Source: an optimization exercise on an open RTL-to-GDS flow (aim: small area). Production flows keep margins and buffers that such runs may drop. Function was checked by simulation only, so behaviour that the tests miss may differ from the original. Not every run is shown, and edits may drop behaviour that the tests do not exercise. Power figures rest on the tool's default switching activity, not on a simulated workload.

--- design/flow/design.v ---
module HopfieldControl(
	input clk,
	input rst,
	input same_input,   
	input converged,    
	output reg modify_neuron,              
	output reg modify_neuron_using_input,  
	output reg modify_weights              
);
	reg [1:0] state;
	reg [1:0] next_state;
	always @( * ) begin
		modify_neuron = 0;
		modify_neuron_using_input = 0;
		modify_weights = 0;
		case (state)
			2'd0: begin
				modify_neuron = 1;
				modify_neuron_using_input = 1;
			end
			2'd1: modify_neuron = 1;
			2'd2: modify_weights = 1;
			default: ;
		endcase
	end
	always @( * ) begin
		next_state = state;
		case (state)
			2'd0:
				if (same_input) next_state = 2'd1;
			2'd1:
				if (converged) next_state = 2'd2;
				else if (~same_input) next_state = 2'd0;
			2'd2:
				if (~same_input) next_state = 2'd0;
			default: ;
		endcase
	end
	always @(posedge clk) begin
		if (rst) state <= 2'd0;
		else     state <= next_state;
	end
endmodule
module HopfieldDatapath(
	input clk,
	input rst,
	input  [5'd31:0] pattern_input,
	input modify_neuron,
	input modify_neuron_using_input,
	input modify_weights,
	output same_input,
	output converged,
	output reg [5'd31:0] neuron_states
);
	localparam N = 32;
	reg  [N-1:0] pattern_input_prev;
	wire [N-1:0] neuron_states_new;
	wire [N-1:0] wm [0:N-1];
	genvar i, j;
	generate
		for (i = 0; i < N; i = i + 1) begin : row
			assign wm[i][i] = 1'b0;
			for (j = i + 1; j < N; j = j + 1) begin : col
				reg w;
				always @(posedge clk) begin
					if (rst)
						w <= 1'b0;
					else if (modify_weights & pattern_input[i] & pattern_input[j])
						w <= 1'b1;
				end
				assign wm[i][j] = w;
				assign wm[j][i] = w;
			end
			assign neuron_states_new[i] = |(wm[i] & neuron_states);
		end
	endgenerate
	assign same_input = (pattern_input == pattern_input_prev);
	assign converged  = (neuron_states == neuron_states_new);
	always @(posedge clk) begin
		pattern_input_prev <= pattern_input;
		if (modify_neuron) begin
			if (modify_neuron_using_input)
				neuron_states <= pattern_input;
			else
				neuron_states <= neuron_states_new;
		end
	end
endmodule
module HopfieldNetwork(
	input        clk,
	input        rst,
	input  [5'd31:0] pattern_input,
	output [5'd31:0] neuron_states
);
	wire same_input;
	wire converged;
	wire modify_neuron;
	wire modify_neuron_using_input;
	wire modify_weights;
	HopfieldDatapath dpath(
		.clk(clk),
		.rst(rst),
		.pattern_input(pattern_input),
		.modify_neuron(modify_neuron),
		.modify_neuron_using_input(modify_neuron_using_input),
		.modify_weights(modify_weights),
		.same_input(same_input),
		.converged(converged),
		.neuron_states(neuron_states)
	);
	HopfieldControl ctrl(
		.clk(clk),
		.rst(rst),
		.same_input(same_input),
		.converged(converged),
		.modify_neuron(modify_neuron),
		.modify_neuron_using_input(modify_neuron_using_input),
		.modify_weights(modify_weights)
	);
endmodule
--- design/flow/run.sh ---
#!/bin/bash
# synth_recipe.tcl (not shown) runs the flow's synth.tcl, then flattens the netlist and writes it again
# the make line also repeats each setting of config.mk as NAME=value (left out here)
make -C /OpenROAD-flow-scripts/flow DESIGN_CONFIG=/design/flow/config.mk WORK_HOME=/design/flow/orfs CLKGATE_MAP_FILE= SYNTH_SCRIPT=/design/flow/synth_recipe.tcl finish
--- design/flow/config.mk ---
export PLATFORM = sky130hd
export DESIGN_NAME = HopfieldNetwork
export DESIGN_NICKNAME = HopfieldNetwork
export VERILOG_FILES = /design/flow/design.v
export SDC_FILE = /design/flow/constraint.sdc
export NUM_CORES = 4
export LEC_CHECK = 0
export ABC_AREA = 1
export CAP_MARGIN = 20
export CORE_MARGIN = 2
export CORE_UTILIZATION = 40
export SLEW_MARGIN = 20
--- design/flow/constraint.sdc ---
create_clock -name core_clock -period 9.0 [get_ports {clk}]
set_input_delay 1.8000 -clock core_clock [delete_from_list [all_inputs] [get_ports {clk}]]
set_output_delay 1.8000 -clock core_clock [all_outputs]
set_load 0.01 [all_outputs]
Fig. 1: run 1, met2 routing
Scale: 1.5 px per µm.
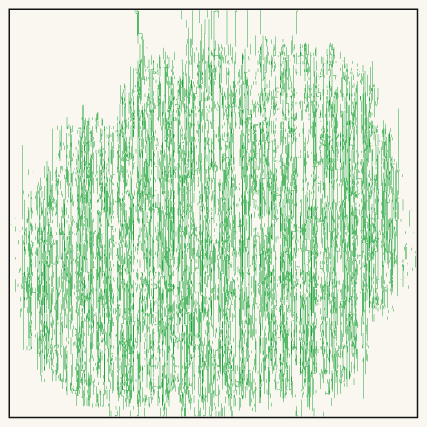
wire length on this layer: 45.8 mm
main direction: vertical
Post-Route WL: 104 mm
grt met2 use: 0.436

Fig. 2: run 1, worst path highlighted
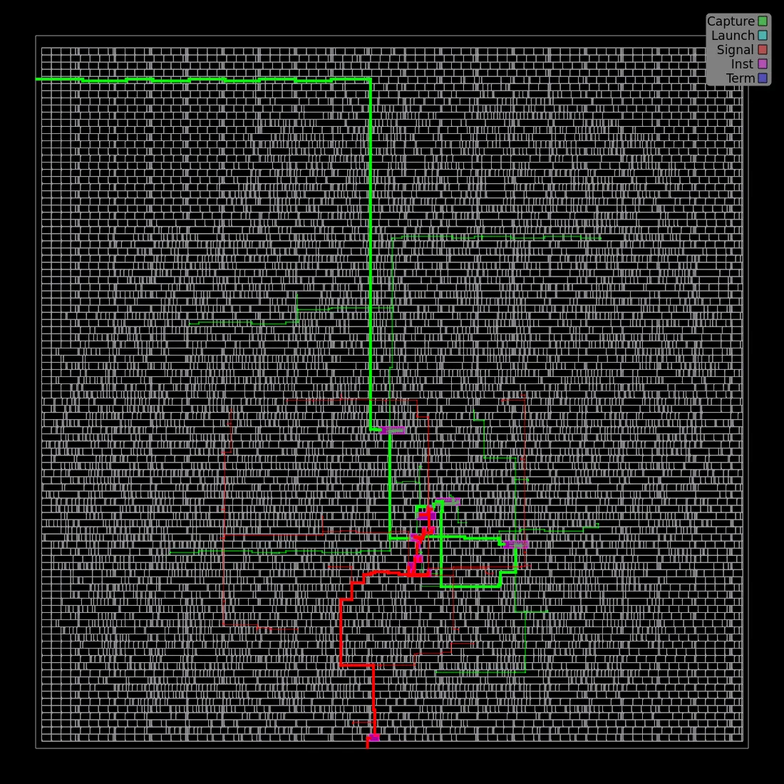
worst setup margin: 4.42 ns
Final Non-Filler Cells: 5,417

Fig. 3: run 1, signal wires on met1
Scale: 1.5 px per µm. Supply wires on this layer in gray.
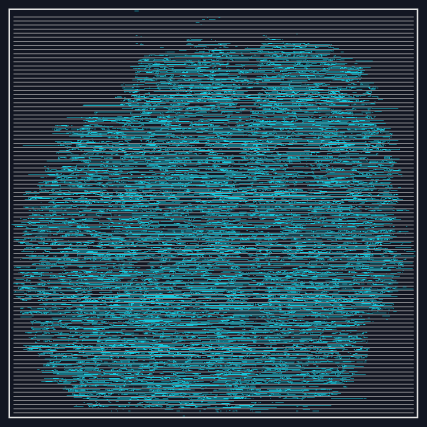
main direction: horizontal
share of all routed wire: 44%
longest straight run: 125 µm
wire length on this layer: 45.7 mm
nets with wire on the layer: 4,178
via total after detailed routing: 27,100
met1 usage in global routing: 0.382

Fig. 4: run 1, met4 routing
Scale: 1.5 px per µm. Supply wires on this layer in gray.
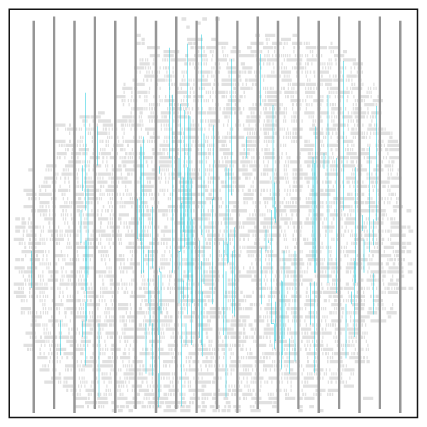
wire length on this layer: 4,790 µm
nets with wire on the layer: 64
main direction: vertical

==> results.ini, run 1 <==
[sta]
setup_tns_ns = 0
fin_skew_ns = 0.0391
slew_headroom = 0.254
hold-worst-slack_ns = 0.464
period_share = 0.509
setup_viol = 0
maxSlewViolCount = 0
grt_setup_unrepaired = no
fmax_mhz = 218
timing.final.crit_period_ns = 4.58
hold_violations = 0

[route]
drtAntennaViolNets = 0
vias_per_cell = 5.00
first_pass_iters = 6
routed.top_layer = met5
wl_per_cell_um = 19.3
route.met2.wl_mm = 45.8
wl_met1_mm = 45.7
drtIter0Drc = 2713
wl_met3_mm = 8.12

[critical_path]
r2r_start = dpath.neuron_states[7]
reg2regPathDepth = 17
setup.worst_path.end_class = flop
endpoint = ctrl.state[1]
arrival_ns = 5.03
crit_start = pattern_input[27]
path_max_fanout = 26
start_kind = input pin
crit_chain = clkdlybuf4s50_1 > clkinv_1 > or2_2 > nand3_1 > nor3_1 > nand2_1 > nor2_1 > o211ai_1 > nor2_1 > o21ai_0 > a21oi_1
cp_data_required_time_ns = 9.45
r2r_slack_ns = 5.84
critPathSlowestCell = clkinv_1
path_buf_inv = 2
r2r_end = ctrl.state[0]
cpLargestDelayFamily = buffers and inverters
worstSetupPathDepth = 11
path_class = in2reg
path_common_cell = nor2_1

[finish]
top_register = dpath.row.col.w
area_delta_synth_final_pct = 9.10
n_all_inverters = 444
largest_reg_flops = 496
final_cell_mix = 2,069 x nand2_1, 530 x dfxtp_1, 497 x nor2_1
multi_input_gates = 3231
multi_input_area_share = 0.436
reg.largest.list = dpath.row.col.w (496), dpath.neuron_states (32), dpath.pattern_input_prev (32)
diodes = 0
seq_share = 0.371
layout.nonclk_buf_frac = 0.0347
largest_class = multi-input gates
design_area_um2 = 31200
fin_nets = 4465
clkCellAreaFrac = 0.0670
regArea_um2 = 11600
final_common_cell = nand2_1
nFillCells = 7586
n_clock_buffer = 105
drive_gt1_frac = 0.0436
nNonClkBuffers = 122
multi_input_area_um2 = 13600

[power]
power_leakage_nw = 14.3
p_per_area_nw_per_um2 = 189
p_sw_frac = 0.286
powerClk_mw = 2.64
pg_seq_mw = 2.58
internal_power_mw = 4.20
p_comb_frac = 0.113
p_seq_frac = 0.439
power.switching_mw = 1.68
peakVddDrop_v = 0.000146
power.share.clock = 0.448
comb-power_mw = 0.663

[synthesis]
synth_top_family_by_area = simple AND/OR/NAND/NOR gates
yosysTopAreaCell = dfxtp_1
synthMuxAreaShare = 0
syn_area_per_cell_um2 = 6.34
yosysWarnings = 2
synth-main-ff-cell = dfxtp_1
synth_commonest_cells = 2,069 x nand2_1, 530 x dfxtp_1, 497 x nor2_1
yosys-top-cells-area = dfxtp_1 37%, nand2_1 27%, nor2_1 6.5%
synthCells = 4503
synth_seq_area_share = 0.405
yosys.area_share.simple = 0.357
synth_xor_xnor_area_share = 0.00613
async_flop_share = 0
synth_edf_count = 32
yosysTopAreaCellShare = 0.372
yosysMostFrequentCell = nand2_1
synth_seq_cells = 562
synth.distinct_cells = 27
synth_compound_area_frac = 0.110
synthesis.area_um2 = 28600

[global_route]
top_usage_layer = met2
met3_usage = 0.0429
grt_max_degree = 155
grt_usage = 0.279
gr-total-overflow = 0
grt_pass1_wl_mm = 156
grt_pass1_vias = 24500

[clock_tree]
cts_tree = done
cts_hold_buf = 0
numCtsBuffers = 66
cts.sink_count = 562
clockBufferDepth = 3
clkTransAtPathRegs_ns = 0.06
cts_setup_buffers = 0
clock_latency_ns = 0.61
post_cts_resized = 0
h-tree-depth = 3

[die]
rows = 97
n_tap_cell = 940
die-area_um2 = 73500
die_w_um = 271
die_y_um = 271
start_util = 0.406
io_pins = 66
core_area_um2 = 70400

[placement]
pre_cts_slack_ns = 3.91
dp_cells = 5299
io_buffers = 65
postPlaceCellArea_um2 = 29100
place.gp.congestion = 0.921

[min_path]
hold_end = dpath.row[11].col[14].w
worstHoldStart = dpath.row[11].col[14].w
whs_path_depth = 2
hp-class = reg2reg

[status]
outcome = no timing/DRC/antenna violations

[job]
maxCapViolCount = 0

==> inputs of run 2 (changes only) <==
--- a/design/flow/config.mk
+++ b/design/flow/config.mk
@@ -5,8 +5,11 @@
 export SDC_FILE = /design/flow/constraint.sdc
 export NUM_CORES = 4
 export LEC_CHECK = 0
-export ABC_AREA = 1
 export CAP_MARGIN = 20
+export CELL_PAD_IN_SITES_DETAIL_PLACEMENT = 1
 export CORE_MARGIN = 2
-export CORE_UTILIZATION = 40
+export CORE_UTILIZATION = 35
+export CTS_BUF_LIST = sky130_fd_sc_hd__clkbuf_8
+export CTS_CLUSTER_DIAMETER = 60
+export CTS_CLUSTER_SIZE = 15
 export SLEW_MARGIN = 20
Fig. 5: run 2, worst path highlighted
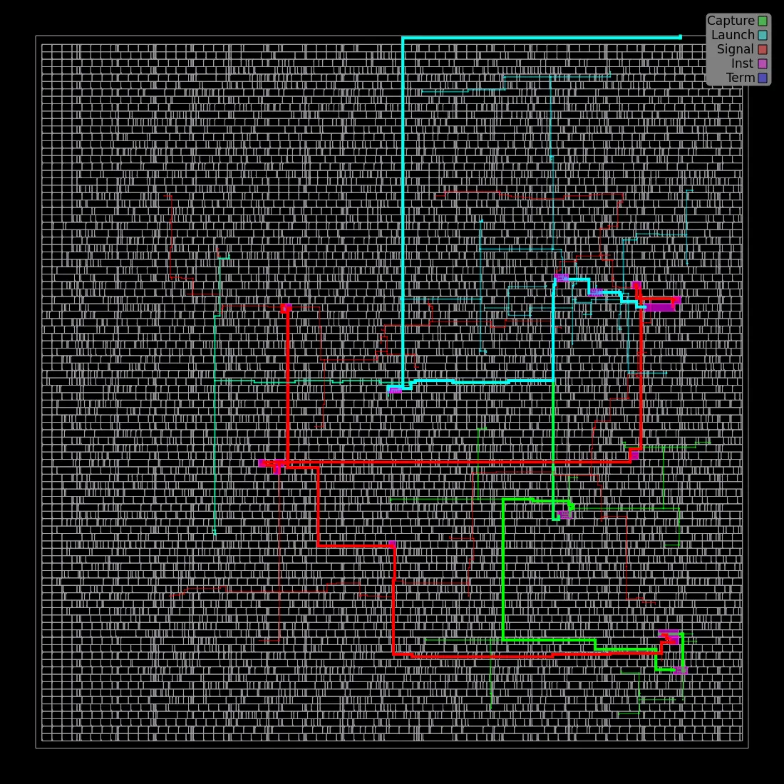
Core Util, Final: 0.390
Final Non-Filler Cells: 3,451

Fig. 6: run 2, signal wires on met1
Scale: 2 px per µm. Supply wires on this layer in gray.
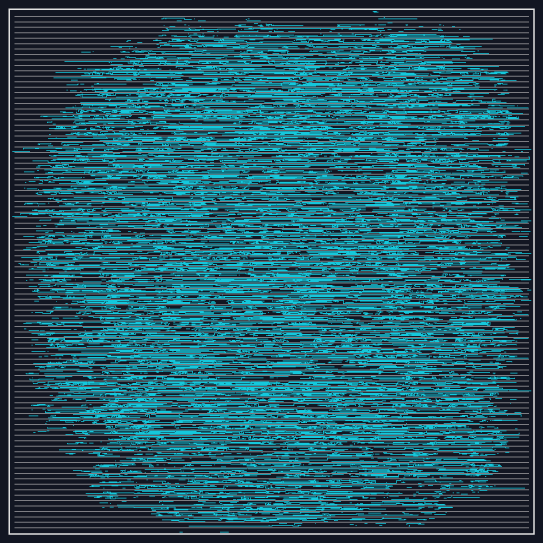
main direction: horizontal
longest straight run: 92.9 µm
Post-Route WL: 151 mm
met1 usage in global routing: 0.562
via total after detailed routing: 24,700

==> results.ini, run 2 <==
[power]
power-top-group = registers
internal_power_mw = 3.43
pg_seq_mw = 2.58
power_leakage_nw = 9.26
power.share.clock = 0.354
p_sw_frac = 0.322
p_seq_frac = 0.510
comb-power_mw = 0.687
power.switching_mw = 1.63
peakVddDrop_v = 0.0000971
p_comb_frac = 0.136
powerClk_mw = 1.79

[synthesis]
synth_seq_area_share = 0.498
yosysTopAreaCell = dfxtp_1
yosysTopAreaCellShare = 0.457
synth.distinct_cells = 37
synthCells = 2614
synth_edf_count = 32
synth_top_family_by_area = compound AO/OA/AOI/OAI gates
synth-main-ff-cell = dfxtp_1
synth_compound_area_frac = 0.278
yosys-top-cells-area = dfxtp_1 46%, a21oi_1 11%, a22oi_1 8.5%
syn_area_per_cell_um2 = 8.89
synthesis.area_um2 = 23200
async_flop_share = 0
yosysWarnings = 2
synth_seq_cells = 562
synth_commonest_cells = 530 x dfxtp_1, 498 x nor2_1, 488 x a21oi_1
yosys.area_share.simple = 0.132
yosysMostFrequentCell = dfxtp_1
synthMuxAreaShare = 0.0160
synth_xor_xnor_area_share = 0.0241

[die]
start_util = 0.353
die-area_um2 = 68400
die_w_um = 262
die_y_um = 262
rows = 94
n_tap_cell = 864
core_area_um2 = 65700
io_pins = 66

[min_path]
hold_end = dpath.row[7].col[24].w
hp-class = reg2reg
whs_path_depth = 2

[critical_path]
start_kind = flop
path_common_cell = nand4_1
crit_chain = buf_4 > a22o_1 > a221oi_1 > nand4_1 > or3_1 > xor2_1 > nor4_1 > nand4_1 > o31a_1
path_class = reg2reg
critPathSlowestCell = nor4_1
r2r_start = dpath.neuron_states[10]
reg2regPathDepth = 9
endpoint = ctrl.state[0]
arrival_ns = 5.67
path_buf_inv = 1
r2r_slack_ns = 3.95
path_max_fanout = 33
crit_start = dpath.neuron_states[10]
cpLargestDelayFamily = simple AND/OR/NAND/NOR gates
worstSetupPathDepth = 9
cp_data_required_time_ns = 9.61
setup.worst_path.end_class = flop
r2r_end = ctrl.state[0]

[finish]
final_common_cell = dfxtp_1
regArea_um2 = 11600
fin_nets = 2580
nNonClkBuffers = 148
reg.largest.list = dpath.row.col.w (496), dpath.neuron_states (32), dpath.pattern_input_prev (32)
multi_input_area_share = 0.411
diodes = 6
clkCellAreaFrac = 0.0448
drive_gt1_frac = 0.0860
area_delta_synth_final_pct = 10.3
largest_reg_flops = 496
nFillCells = 7573
design_area_um2 = 25600
largest_class = flip-flops and latches
final_cell_mix = 530 x dfxtp_1, 498 x nor2_1, 488 x a21oi_1
n_all_inverters = 2
layout.nonclk_buf_frac = 0.0494
multi_input_gates = 1776
multi_input_area_um2 = 10500
n_clock_buffer = 61
top_register = dpath.row.col.w
seq_share = 0.452

[status]
outcome = no timing/DRC/antenna violations

[clock_tree]
cts.sink_count = 562
clock_latency_ns = 0.73
h-tree-depth = 2
cts_tree = done
clkTransAtPathRegs_ns = 0.11
clockBufferDepth = 3
cts_setup_buffers = 0
cts_hold_buf = 0
post_cts_resized = 0
numCtsBuffers = 52

[global_route]
grt_usage = 0.432
gr-total-overflow = 0
grt_pass1_wl_mm = 203
grt_max_degree = 146
grtUsageMet2 = 0.619
top_usage_layer = met2
grt_pass1_vias = 22900
met3_usage = 0.126

[placement]
dp_cells = 3351
postPlaceCellArea_um2 = 24400
pre_cts_slack_ns = 3.58
place.gp.congestion = 1.05
io_buffers = 65

[route]
wl_met3_mm = 19.7
route.met2.wl_mm = 61.1
vias_per_cell = 7.16
wl_met1_mm = 57.1
drtIter0Drc = 4951
drtAntennaViolNets = 0
drc = 0
wl_per_cell_um = 43.8
first_pass_iters = 7
routed.top_layer = met5

[sta]
fmax_mhz = 198
grt_setup_unrepaired = no
setup_ws_ns = 3.95
slew_headroom = 0.179
period_share = 0.561
hold-worst-slack_ns = 0.512
hold_violations = 0
fin_skew_ns = 0.0625
setup_viol = 0
maxSlewViolCount = 0
timing.final.crit_period_ns = 5.05
setup_tns_ns = 0

[job]
maxCapViolCount = 0

==> inputs of run 3 (changes only) <==
==> design/flow/flow/run.sh (new file) <==
#!/bin/bash
# Layout flow: the standard ORFS flow (standard.sh) with three changes, set
# through ORFS's own variables:
#  - the buffers ABC inserts are removed at floorplan (repair_design re-buffers
#    only the nets that need it),
#  - the port buffers are the smallest buffer (they are still one per port),
#  - clock tree: clkbuf_8 leaf clusters of up to 15 sinks, no dummy loads.
set -euo pipefail
export REMOVE_ABC_BUFFERS=1
export BUFFER_PORTS_ARGS="-buffer_cell sky130_fd_sc_hd__buf_1"
export CTS_ARGS="-sink_clustering_enable -repair_clock_nets -dont_use_dummy_load -buf_list sky130_fd_sc_hd__clkbuf_8 -sink_clustering_size 15 -sink_clustering_max_diameter 60"
bash standard.sh finish > flow_orfs.log 2>&1
==> design/flow/standard.sh (new file) <==
#!/bin/bash
# synth_recipe.tcl (not shown) runs the flow's synth.tcl, then flattens the netlist and writes it again
# the make line also repeats each setting of config.mk as NAME=value (left out here)
make -C /OpenROAD-flow-scripts/flow DESIGN_CONFIG=/design/flow/config.mk WORK_HOME=/design/flow/orfs CLKGATE_MAP_FILE= SYNTH_SCRIPT=/design/flow/synth_recipe.tcl "${@:-finish}"
==> design/flow/config.mk (replaced) <==
export PLATFORM = sky130hd
export DESIGN_NAME = HopfieldNetwork
export DESIGN_NICKNAME = HopfieldNetwork
export VERILOG_FILES = /design/flow/design.v
export SDC_FILE = /design/flow/constraint.sdc
export NUM_CORES = 4
export LEC_CHECK = 0
export CAP_MARGIN = 20
export CORE_MARGIN = 2
export CORE_UTILIZATION = 50
export SLEW_MARGIN = 20
removed: design/flow/run.sh
Fig. 7: run 3, metal 3
Scale: 3 px per µm.
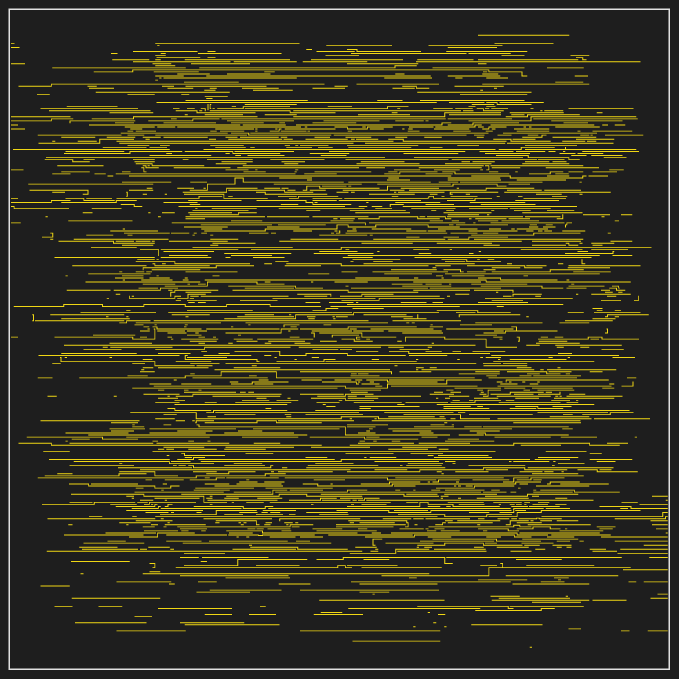
main direction: horizontal
nets with wire on the layer: 631

Fig. 8: run 3, met4 routing
Scale: 2 px per µm. Supply wires on this layer in gray.
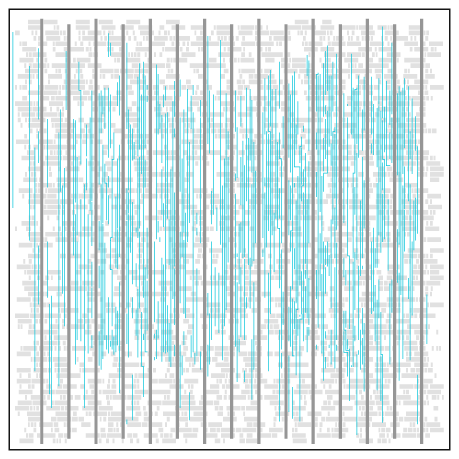
wire length on this layer: 12,800 µm
main direction: vertical
longest straight run: 127 µm
share of all routed wire: 9.7%
nets with wire on the layer: 250
via total after detailed routing: 24,700
Post-Route WL: 132 mm

==> results.ini, run 3 <==
[finish]
fin_nets = 2567
final_common_cell = dfxtp_1
multi_input_gates = 1776
fin_util = 0.534
clkCellAreaFrac = 0.0260
largest_class = flip-flops and latches
area_delta_synth_final_pct = 4.86
multi_input_area_share = 0.432
reg.largest.list = dpath.row.col.w (496), dpath.neuron_states (32), dpath.pattern_input_prev (32)
n_all_inverters = 2
nFillCells = 4296
top_register = dpath.row.col.w
n_clock_buffer = 46
final_cells = 3131
drive_gt1_frac = 0.0728
nNonClkBuffers = 141
diodes = 4
layout.nonclk_buf_frac = 0.0354
multi_input_area_um2 = 10500
regArea_um2 = 11600
seq_share = 0.475
largest_reg_flops = 496
final_cell_mix = 530 x dfxtp_1, 498 x nor2_1, 488 x a21oi_1

[die]
core_area_um2 = 45600
n_tap_cell = 600
rows = 78
die-area_um2 = 48200
io_pins = 66
start_util = 0.510
die_y_um = 220
die_w_um = 220

[clock_tree]
clockBufferDepth = 3
clock_latency_ns = 0.72
cts_hold_buf = 0
clkTransAtPathRegs_ns = 0.10
h-tree-depth = 2
cts.sink_count = 562
cts_tree = done
numCtsBuffers = 46
post_cts_resized = 0
cts_setup_buffers = 0

[sta]
hold-worst-slack_ns = 0.507
timing.final.crit_period_ns = 4.18
setup_tns_ns = 0
slew_headroom = 0.0774
setup_ws_ns = 4.82
fmax_mhz = 239
hold_violations = 0
period_share = 0.465
maxSlewViolCount = 0
setup_viol = 0
grt_setup_unrepaired = no

[critical_path]
cpLargestDelayFamily = compound AO/OA/AOI/OAI gates
worstSetupPathDepth = 9
r2r_start = dpath.neuron_states[30]
path_max_fanout = 33
critPathSlowestCell = a221oi_1
r2r_end = ctrl.state[0]
start_kind = flop
crit_chain = buf_4 > a22o_1 > a221oi_1 > nand4_1 > or3_1 > xor2_1 > nor4_1 > nand4_1 > o31a_1
endpoint = ctrl.state[0]
reg2regPathDepth = 9
setup.worst_path.end_class = flop
crit_start = dpath.neuron_states[30]
path_common_cell = nand4_1
path_class = reg2reg
arrival_ns = 4.77
path_buf_inv = 1

[route]
wl_met3_mm = 23.9
vias_per_cell = 7.90
drtAntennaViolNets = 0
drtIter0Drc = 6094
routed.top_layer = met5
drc = 0
wl_met1_mm = 45.8
first_pass_iters = 13
route.met2.wl_mm = 49.7

[placement]
dp_cells = 3077
io_buffers = 65
dp_hpwl_mm = 85.7
place.gp.congestion = 1.12
postPlaceCellArea_um2 = 23700
pre_cts_slack_ns = 4.64

[power]
internal_power_mw = 3.09
power-top-group = registers
power_leakage_nw = 8.79
power.switching_mw = 1.41
peakVddDrop_v = 0.000146
powerClk_mw = 1.32
pg_seq_mw = 2.56
p_sw_frac = 0.313
power.share.clock = 0.294
comb-power_mw = 0.613
p_per_area_nw_per_um2 = 185

[synthesis]
yosysWarnings = 2
synthCells = 2614
yosysTopAreaCellShare = 0.457
synth_edf_count = 32
synth_seq_cells = 562
synth_seq_area_share = 0.498
synthesis.area_um2 = 23200
synth.distinct_cells = 37
async_flop_share = 0
synth_top_family_by_area = compound AO/OA/AOI/OAI gates
yosys.area_share.simple = 0.132
syn_area_per_cell_um2 = 8.89
synthMuxAreaShare = 0.0160
synth_xor_xnor_area_share = 0.0241
yosysMostFrequentCell = dfxtp_1
synth-main-ff-cell = dfxtp_1
synth_compound_area_frac = 0.278

[min_path]
hp-class = reg2reg
whs_path_depth = 2
hold_end = dpath.row[15].col[31].w
worstHoldStart = dpath.row[15].col[31].w

[global_route]
gr-total-overflow = 0
grt_max_degree = 228
grt_pass1_wl_mm = 181
grt_pass1_vias = 21900
grtUsageMet2 = 0.741
met3_usage = 0.264
grt_usage = 0.543

[job]
maxCapViolCount = 0

[status]
outcome = no timing/DRC/antenna violations

==> inputs of run 4 (changes only) <==
==> design/flow/flow/run.sh (replaced) <==
#!/bin/bash
# Layout flow: the standard ORFS flow (standard.sh) with these changes:
#  - after the standard synthesis, its combinational logic is mapped again
#    for area (flow/remap.sh); every flip-flop stays as synthesis made it,
#  - the buffers ABC inserts are removed at floorplan (repair_design re-buffers
#    only the nets that need it),
#  - the port buffers are the smallest buffer (they are still one per port),
#  - non-critical cells are downsized after global routing (RECOVER_POWER),
#  - clock tree: clkbuf_8 leaf clusters of up to 15 sinks, no dummy loads.
set -euo pipefail
export REMOVE_ABC_BUFFERS=1
export BUFFER_PORTS_ARGS="-buffer_cell sky130_fd_sc_hd__buf_1"
export CTS_ARGS="-sink_clustering_enable -repair_clock_nets -dont_use_dummy_load -buf_list sky130_fd_sc_hd__clkbuf_8 -sink_clustering_size 15 -sink_clustering_max_diameter 60"
R=orfs/results/$FLOW_PLATFORM/HopfieldNetwork/base
bash standard.sh synth > flow_synth.log 2>&1
cp $R/1_2_yosys.v $R/1_2_yosys_standard.v
bash flow/remap.sh $R/1_2_yosys_standard.v $R/1_2_yosys.v > flow_remap.log 2>&1
rm -f $R/1_synth.odb $R/1_synth.sdc
bash standard.sh RECOVER_POWER=100 finish > flow_orfs.log 2>&1
==> design/flow/flow/area.abc (new file) <==
strash
&get -n
&st
&dch
&nf -a -R 1000 -E 1000
&put
topo
==> design/flow/flow/remap.sh (new file) <==
#!/bin/bash
# Re-map the combinational logic of the standard synthesis for area, keeping
# every flip-flop instance (name, cell type and connections) as it is.
# usage: remap.sh IN.v OUT.v
set -euo pipefail
IN=$1; OUT=$2
HERE=$(cd "$(dirname "$0")" && pwd)
P=$FLOW_HOME/platforms/$FLOW_PLATFORM
L=$(ls $P/lib/sky130_fd_sc_hd__tt_025C_1v80.lib)
DU=$(sed -n '/DONT_USE_CELLS/,/^$/p' $P/config.mk | grep -oE "sky130_fd_sc_hd__\w+" | sort -u | sed 's/^/-dont_use /' | tr '\n' ' ')
FF=$(grep -oE "sky130_fd_sc_hd__\w*(df|dl|edf|sdf|sedf)\w*" $IN | sort -u | tr '\n' ' ')
PERIOD_PS=$(awk "BEGIN{print int($FLOW_PERIOD_NS*1000)}")
yosys -p "read_liberty -ignore_miss_func $L; blackbox $FF; read_verilog $IN; hierarchy -top $FLOW_TOP; flatten; opt_clean -purge; abc -liberty $L $DU -D $PERIOD_PS -script $HERE/area.abc; opt_clean -purge; rename -hide w:_*.*; opt_clean -purge; hierarchy -top $FLOW_TOP; stat -liberty $L; write_verilog -noattr -noexpr -nohex -nodec $OUT"
--- a/design/flow/config.mk
+++ b/design/flow/config.mk
@@ -7,5 +7,5 @@
 export LEC_CHECK = 0
 export CAP_MARGIN = 20
 export CORE_MARGIN = 2
-export CORE_UTILIZATION = 50
+export CORE_UTILIZATION = 45
 export SLEW_MARGIN = 20
Fig. 9: run 4, metal 3
Scale: 3 px per µm.
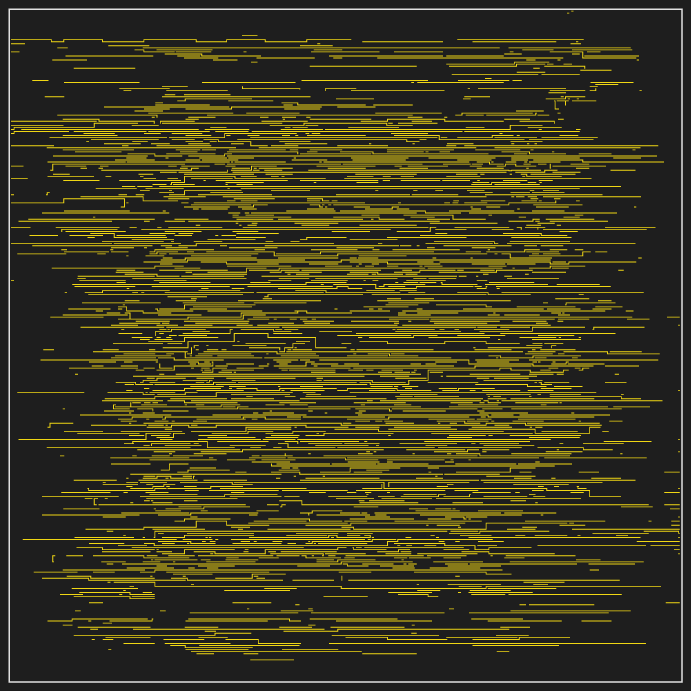
main direction: horizontal
longest straight run: 154 µm
via total after detailed routing: 25,100
Post-Route WL: 138 mm
GRT met3 Usage: 0.284

Fig. 10: run 4, worst path highlighted
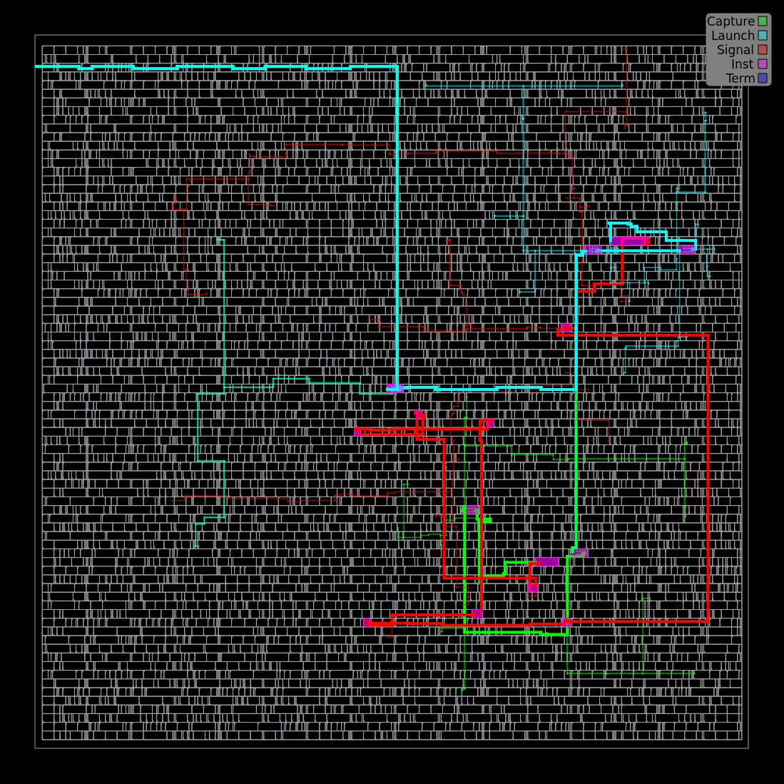
Core Util, Final: 0.500
fin crit period: 6.01 ns
worst setup margin: 2.99 ns

==> results.ini, run 4 <==
[finish]
final_cell_mix = 530 x dfxtp_1, 499 x nor2_1, 491 x a21oi_1
multi_input_area_share = 0.426
area_delta_synth_final_pct = 9.82
multi_input_area_um2 = 10200
largest_reg_flops = 496
regArea_um2 = 11600
nNonClkBuffers = 143
diodes = 15
final_common_cell = dfxtp_1
n_all_inverters = 2
layout.nonclk_buf_frac = 0.0268
final_cells = 3140
largest_class = flip-flops and latches
drive_gt1_frac = 0.0343
seq_share = 0.485
fin_nets = 2546
n_clock_buffer = 49
multi_input_gates = 1754
seq_cells = 562
nFillCells = 4700
top_register = dpath.row.col.w
design_area_um2 = 23900
reg.largest.list = dpath.row.col.w (496), dpath.neuron_states (32), dpath.pattern_input_prev (32)
clkCellAreaFrac = 0.0283

[global_route]
grt_max_degree = 162
grtUsageMet1 = 0.658
antenna_found_initial = 16
gr-total-overflow = 0
grtUsageMet2 = 0.720
top_usage_layer = met2
grt_usage = 0.537
grt_pass1_vias = 22000
grt_pass1_wl_mm = 185

[status]
outcome = failed layout checks
failed_checks = max-capacitance violations, max-slew violations

[placement]
pre_cts_slack_ns = 4.70
dp_hpwl_mm = 88.8
dp_cells = 3073
io_buffers = 65
place.gp.congestion = 1.14
postPlaceCellArea_um2 = 23400

[power]
p_comb_frac = 0.075
power-top-group = registers
p_per_area_nw_per_um2 = 177
power.share.clock = 0.324
powerClk_mw = 1.37
power.switching_mw = 1.18
p_seq_frac = 0.601
p_sw_frac = 0.279
pg_seq_mw = 2.54
power_leakage_nw = 8.42
power_mw = 4.22
peakVddDrop_v = 0.000136
comb-power_mw = 0.316
internal_power_mw = 3.04

[critical_path]
setup.worst_path.end_class = flop
r2r_slack_ns = 2.99
r2r_start = dpath.neuron_states[10]
reg2regPathDepth = 9
start_kind = flop
crit_path_max_incr_delay_ns = 1.93
cpLargestDelayFamily = simple AND/OR/NAND/NOR gates
cp_data_required_time_ns = 9.53
path_class = reg2reg
path_buf_inv = 1
worstSetupPathDepth = 9
crit_start = dpath.neuron_states[10]
r2r_end = ctrl.state[0]
arrival_ns = 6.54
endpoint = ctrl.state[0]
crit_chain = clkbuf_1 > a22oi_1 > nand4_1 > or3_1 > xor2_1 > nor4_1 > nand3_1 > nor3_1 > a2111oi_0
critPathSlowestCell = clkbuf_1
path_max_fanout = 33

[clock_tree]
cts_tree = done
cts_setup_buffers = 0
numCtsBuffers = 49
post_cts_resized = 0
h-tree-depth = 2
cts_root_buf = clkbuf_8
clockBufferDepth = 3
cts.sink_count = 562
cts_hold_buf = 0
clkTransAtPathRegs_ns = 0.10
clock_latency_ns = 0.74

[route]
drtAntennaViolNets = 0
drtIter0Drc = 6802
route.met2.wl_mm = 51.8
vias_per_cell = 7.99
wl_met1_mm = 47.4
wl_met3_mm = 25.5
routed.top_layer = met5
first_pass_iters = 11
wl_per_cell_um = 44.0
drc = 0

[synthesis]
syn_area_per_cell_um2 = 9.37
synthesis.area_um2 = 21700
synthCells = 2318
yosysWarnings = 2

[die]
n_tap_cell = 615
io_pins = 66
die_w_um = 224
die_y_um = 224
start_util = 0.455
die-area_um2 = 50100
core_area_um2 = 47700
rows = 80

[job]
maxCapViolCount = 48

[sta]
grt_setup_unrepaired = no
fmax_mhz = 166
slew_headroom = -1.35
hold-worst-slack_ns = 0.506
period_share = 0.668
fin_skew_ns = 0.0792
worstMarginPinSlew_ns = 3.52
setup_viol = 0
maxSlewViolCount = 1548
setup_tns_ns = 0
hold_violations = 0

[min_path]
whs_path_depth = 2
hp-class = reg2reg
worstHoldStart = dpath.row[20].col[26].w
hold_end = dpath.row[20].col[26].w

==> inputs of run 5 (changes only) <==
--- a/design/flow/flow/run.sh
+++ b/design/flow/flow/run.sh
@@ -5,7 +5,6 @@
 #  - the buffers ABC inserts are removed at floorplan (repair_design re-buffers
 #    only the nets that need it),
 #  - the port buffers are the smallest buffer (they are still one per port),
-#  - non-critical cells are downsized after global routing (RECOVER_POWER),
 #  - clock tree: clkbuf_8 leaf clusters of up to 15 sinks, no dummy loads.
 set -euo pipefail
 export REMOVE_ABC_BUFFERS=1
@@ -16,4 +15,4 @@
 cp $R/1_2_yosys.v $R/1_2_yosys_standard.v
 bash flow/remap.sh $R/1_2_yosys_standard.v $R/1_2_yosys.v > flow_remap.log 2>&1
 rm -f $R/1_synth.odb $R/1_synth.sdc
-bash standard.sh RECOVER_POWER=100 finish > flow_orfs.log 2>&1
+bash standard.sh finish > flow_orfs.log 2>&1
--- a/design/flow/config.mk
+++ b/design/flow/config.mk
@@ -6,6 +6,7 @@
 export NUM_CORES = 4
 export LEC_CHECK = 0
 export CAP_MARGIN = 20
+export CELL_PAD_IN_SITES_DETAIL_PLACEMENT = 1
 export CORE_MARGIN = 2
-export CORE_UTILIZATION = 45
+export CORE_UTILIZATION = 35
 export SLEW_MARGIN = 20
Fig. 11: run 5, metal 3
Scale: 3 px per µm.
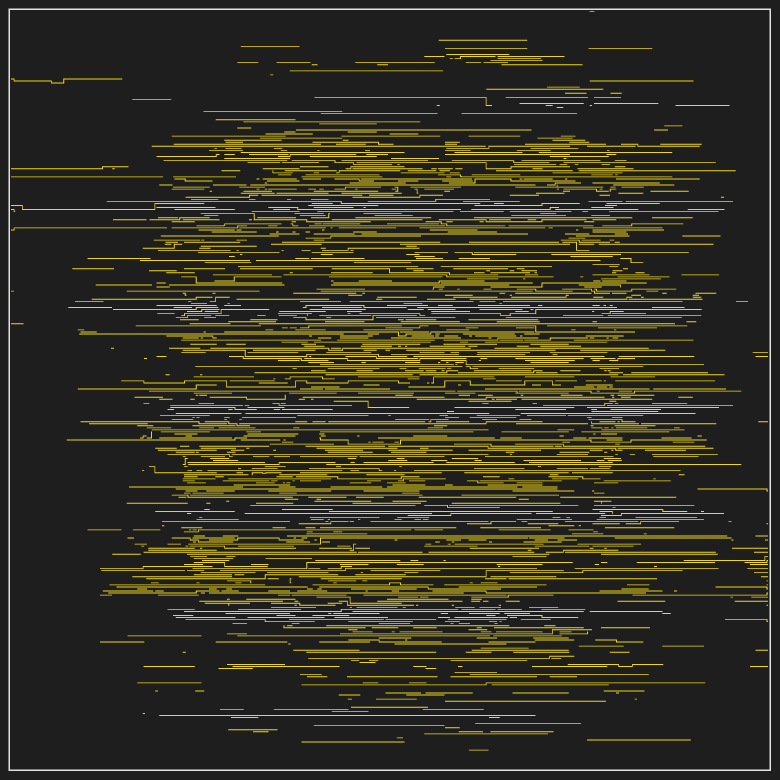
main direction: horizontal
nets with wire on the layer: 593
longest straight run: 147 µm
GRT met3 Usage: 0.212
via total after detailed routing: 24,900
Post-Route WL: 147 mm

Fig. 12: run 5, met4 routing
Scale: 2 px per µm. Supply wires on this layer in gray.
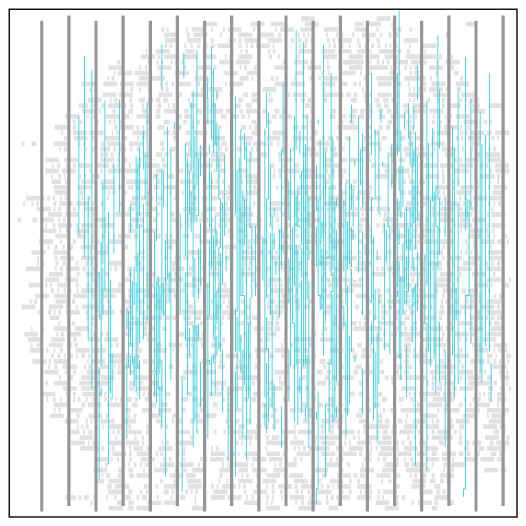
longest straight run: 162 µm
share of all routed wire: 8.6%
main direction: vertical
nets with wire on the layer: 212

==> results.ini, run 5 <==
[clock_tree]
cts.sink_count = 562
cts_setup_buffers = 0
cts_root_buf = clkbuf_8
h-tree-depth = 2
numCtsBuffers = 49
cts_hold_buf = 0
clock_latency_ns = 0.74

[finish]
multi_input_gates = 1754
largest_class = flip-flops and latches
final_cells = 3364
area_delta_synth_final_pct = 12.3
seq_share = 0.474
drive_gt1_frac = 0.0612
fin_util = 0.396
final_cell_mix = 530 x dfxtp_1, 498 x nor2_1, 491 x a21oi_1
clkCellAreaFrac = 0.0276
n_all_inverters = 2
nFillCells = 7133
multi_input_area_um2 = 10200
layout.nonclk_buf_frac = 0.0369
final_common_cell = dfxtp_1

[die]
die_y_um = 253
core_area_um2 = 61600

[critical_path]
setup.worst_path.end_class = flop
r2r_slack_ns = 4.38
r2r_start = dpath.neuron_states[9]
crit_start = dpath.neuron_states[9]
reg2regPathDepth = 11
critPathSlowestCell = or3_1
endpoint = ctrl.state[0]
crit_chain = buf_4 > a222oi_1 > clkbuf_4 > buf_2 > nand4_1 > or3_1 > xor2_1 > nor4_1 > nand3_1 > nor3_1 > a2111oi_0

[power]
p_comb_frac = 0.077
power.share.clock = 0.326
power_mw = 4.25
power.switching_mw = 1.20

[route]
wl_met3_mm = 23.7
drtIter0Drc = 5569
drtAntennaViolNets = 0
wl_met1_mm = 53.5
vias_per_cell = 7.40

[global_route]
grt_max_degree = 168
top_usage_layer = met2
grt_usage = 0.454
grtUsageMet1 = 0.563

[sta]
setup_viol = 0
fmax_mhz = 216
slew_headroom = 0.0940
hold_violations = 0
worstMarginPinSlew_ns = 1.36
grt_setup_unrepaired = no

[synthesis]
yosysWarnings = 2

[status]
outcome = no timing/DRC/antenna violations

[placement]
dp_cells = 3298
postPlaceCellArea_um2 = 23700
dp_hpwl_mm = 96.7

[job]
maxCapViolCount = 0

[min_path]
whs_path_depth = 2
hp-class = reg2reg
hold_end = dpath.row[1].col[19].w
worstHoldStart = dpath.row[1].col[19].w

==> inputs of run 6 (changes only) <==
==> design/flow/flow/area.abc (replaced) <==
strash
&get -n
&st
&b -d
&dch
&nf -a -R 1000 -E 1000
&put
topo
Fig. 13: run 6, met4 routing
Scale: 2 px per µm. Supply wires on this layer in gray.
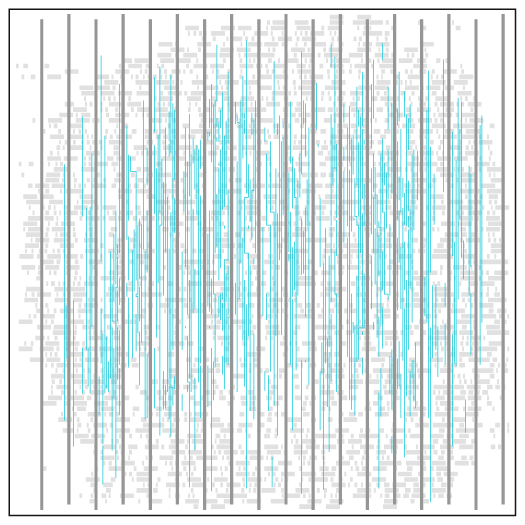
share of all routed wire: 9.1%
longest straight run: 173 µm
wire length on this layer: 13,200 µm
nets with wire on the layer: 227
main direction: vertical

Fig. 14: run 6, worst path highlighted
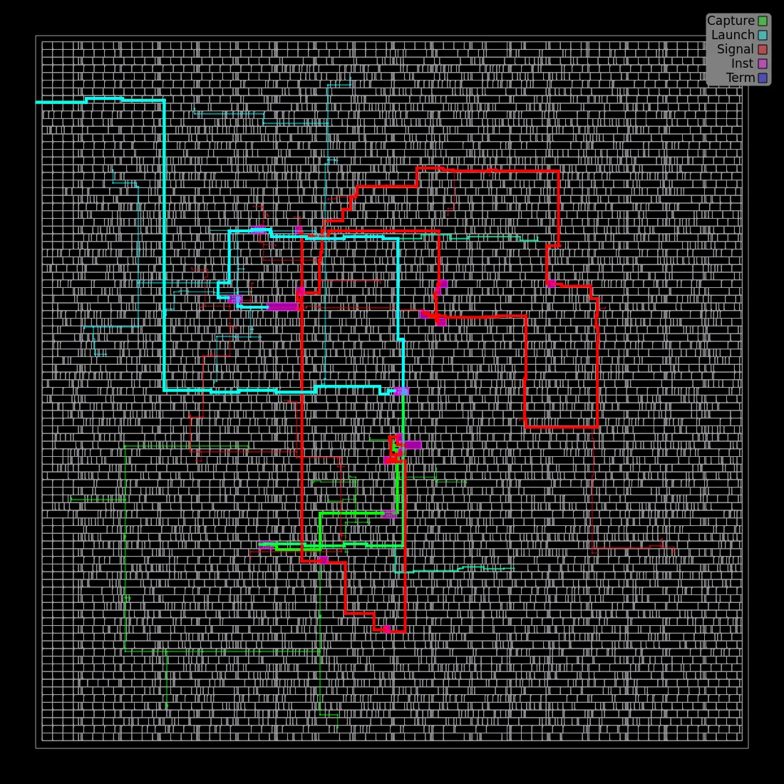
Core Util, Final: 0.395
Total Neg Setup Slack: 0 ns
worst setup margin: 4.23 ns

==> results.ini, run 6 <==
[die]
rows = 91
start_util = 0.352
die_y_um = 252
n_tap_cell = 790

[finish]
nFillCells = 7112
seq_cells = 562
area_delta_synth_final_pct = 12.3
diodes = 7
seq_share = 0.477
nNonClkBuffers = 157
layout.nonclk_buf_frac = 0.0400
final_cell_mix = 530 x nor2_1, 530 x dfxtp_1, 525 x a21oi_1
clkCellAreaFrac = 0.0278
largest_class = flip-flops and latches
multi_input_area_um2 = 10000
final_cells = 3321
largest_reg_flops = 496
multi_input_area_share = 0.413
fin_nets = 2560
n_clock_buffer = 49
drive_gt1_frac = 0.0622

[power]
peakVddDrop_v = 0.000101
comb-power_mw = 0.337
power-top-group = registers
power_mw = 4.24
powerClk_mw = 1.37
p_sw_frac = 0.280
p_seq_frac = 0.598

[global_route]
grtUsageMet1 = 0.557
met3_usage = 0.179
grt_max_degree = 193
top_usage_layer = met2
grtUsageMet2 = 0.620
gr-total-overflow = 0

[clock_tree]
h-tree-depth = 2
cts.sink_count = 562
clock_latency_ns = 0.69
post_cts_resized = 0
cts_hold_buf = 0
numCtsBuffers = 49
clockBufferDepth = 3

[route]
drtAntennaViolNets = 0
wl_met3_mm = 22.3
wl_per_cell_um = 43.5
first_pass_iters = 12
drtIter0Drc = 5246

[placement]
dp_hpwl_mm = 95.9
place.gp.congestion = 1.12
postPlaceCellArea_um2 = 23500
pre_cts_slack_ns = 4.55

[critical_path]
path_max_fanout = 21
r2r_slack_ns = 4.23
reg2regPathDepth = 12
path_class = reg2reg
worstSetupPathDepth = 12
critPathSlowestCell = a2111oi_0
r2r_end = ctrl.state[0]
cpLargestDelayFamily = simple AND/OR/NAND/NOR gates
crit_start = dpath.neuron_states[19]
endpoint = ctrl.state[0]
arrival_ns = 5.31
start_kind = flop

[min_path]
hold_end = dpath.row[20].col[21].w
whs_path_depth = 2
hp-class = reg2reg

[sta]
fmax_mhz = 210
worstMarginPinSlew_ns = 1.29
fin_skew_ns = 0.0552
hold-worst-slack_ns = 0.516
period_share = 0.530
slew_headroom = 0.116
hold_violations = 0

[status]
outcome = no timing/DRC/antenna violations

[synthesis]
yosysWarnings = 2
syn_area_per_cell_um2 = 9.32


## Gallery

Met2 routing.
Scale: 1.5 px per µm.
(a)
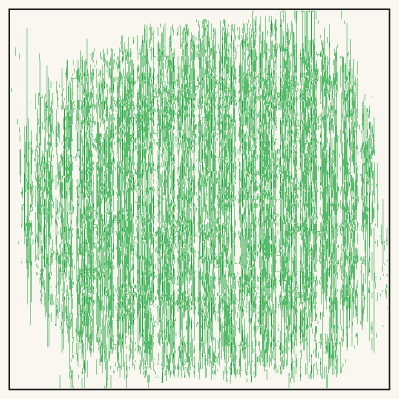
(b)
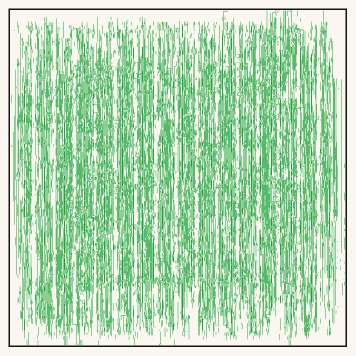
(c)
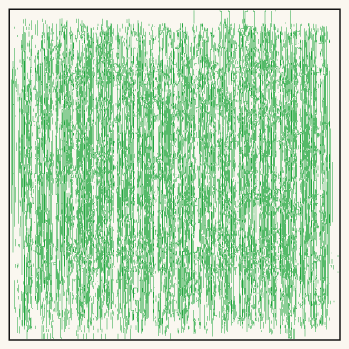
(d)
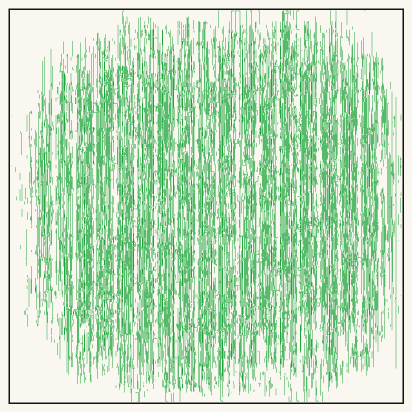
| from | picture |
|---|---|
| run 6 | (a) |
| run 3 | (c) |
| run 2 | (d) |
| run 4 | (b) |


==> screenshots <==
Signal wires on met1.
Scale: 2 px per µm. Supply wires on this layer in gray.
Plate I
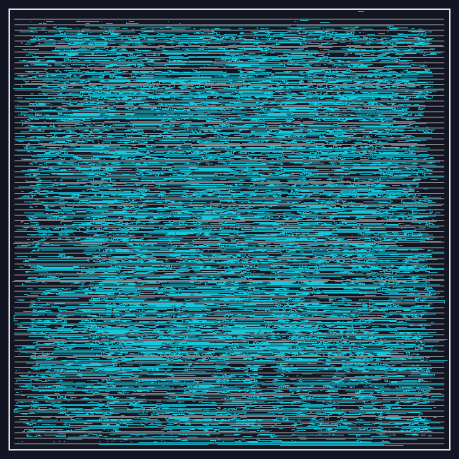
Plate II
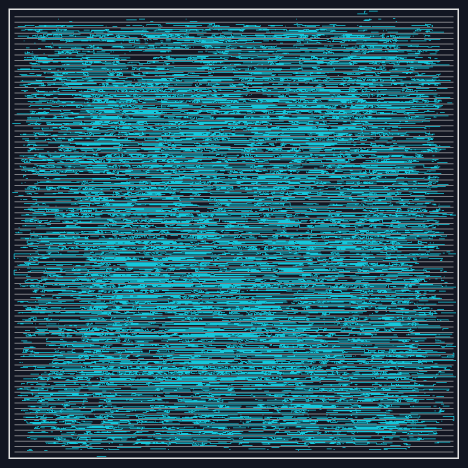
Plate III
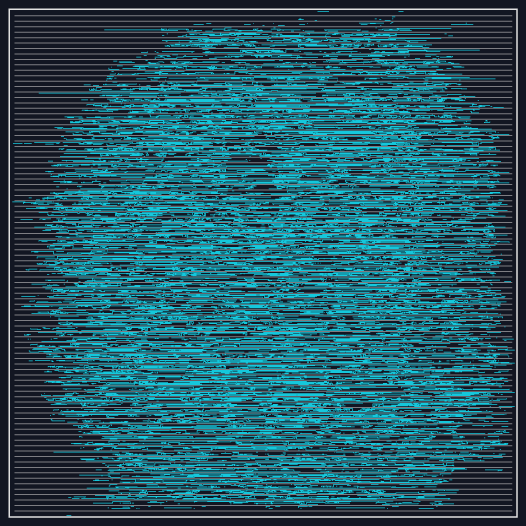
The one with the largest die is Plate III.
| from | picture |
|---|---|
| run 4 | Plate II |
| run 3 | Plate I |
| run 5 | Plate III |

Key to Plate I:
share of all routed wire: 35%
longest straight run: 103 µm
wire length on this layer: 45.8 mm
main direction: horizontal

-- port drivers added, routing unchanged --
How much do the figures lean on ideal ports? The routed layouts below were timed once more, with nothing changed but the port constraints. Step 1 assumes that a clkbuf_16 drives the clock port and a buf_2 every other input. Step 2 moves the port delays by t, midway between the first and last clock arrival at a register: inputs arrive t later, outputs are due t later. That takes back most of the time a late clock gives input paths. a / b / c = no drivers / after step 1 / after step 2; a / b = the first two.
run | t, ns | setup slack, ns | worst setup path after step 2 | worst slew at a driven data input, ns | pins driven straight from the clock port
run 1 | 0.659 | 4.422 / 4.464 / 3.805 | input to register | 0.06 | 1
run 2 | 0.757 | 3.947 / 3.947 / 3.542 | input to register | 0.05 | 1
run 3 | 0.748 | 4.816 / 4.816 / 4.513 | input to register | 0.04 | 1
run 4 | 0.755 | 2.989 / 2.989 / 2.351 | input to register | 0.03 | 1
run 5 | 0.768 | 4.379 / 4.379 / 4.379 | register to register | 0.04 | 1
run 6 | 0.735 | 4.232 / 4.232 / 4.232 | register to register | 0.03 | 1
The setup slack of run 4, which loses most, moves by 0.000 ns with the drivers and by -0.638 ns with both steps.
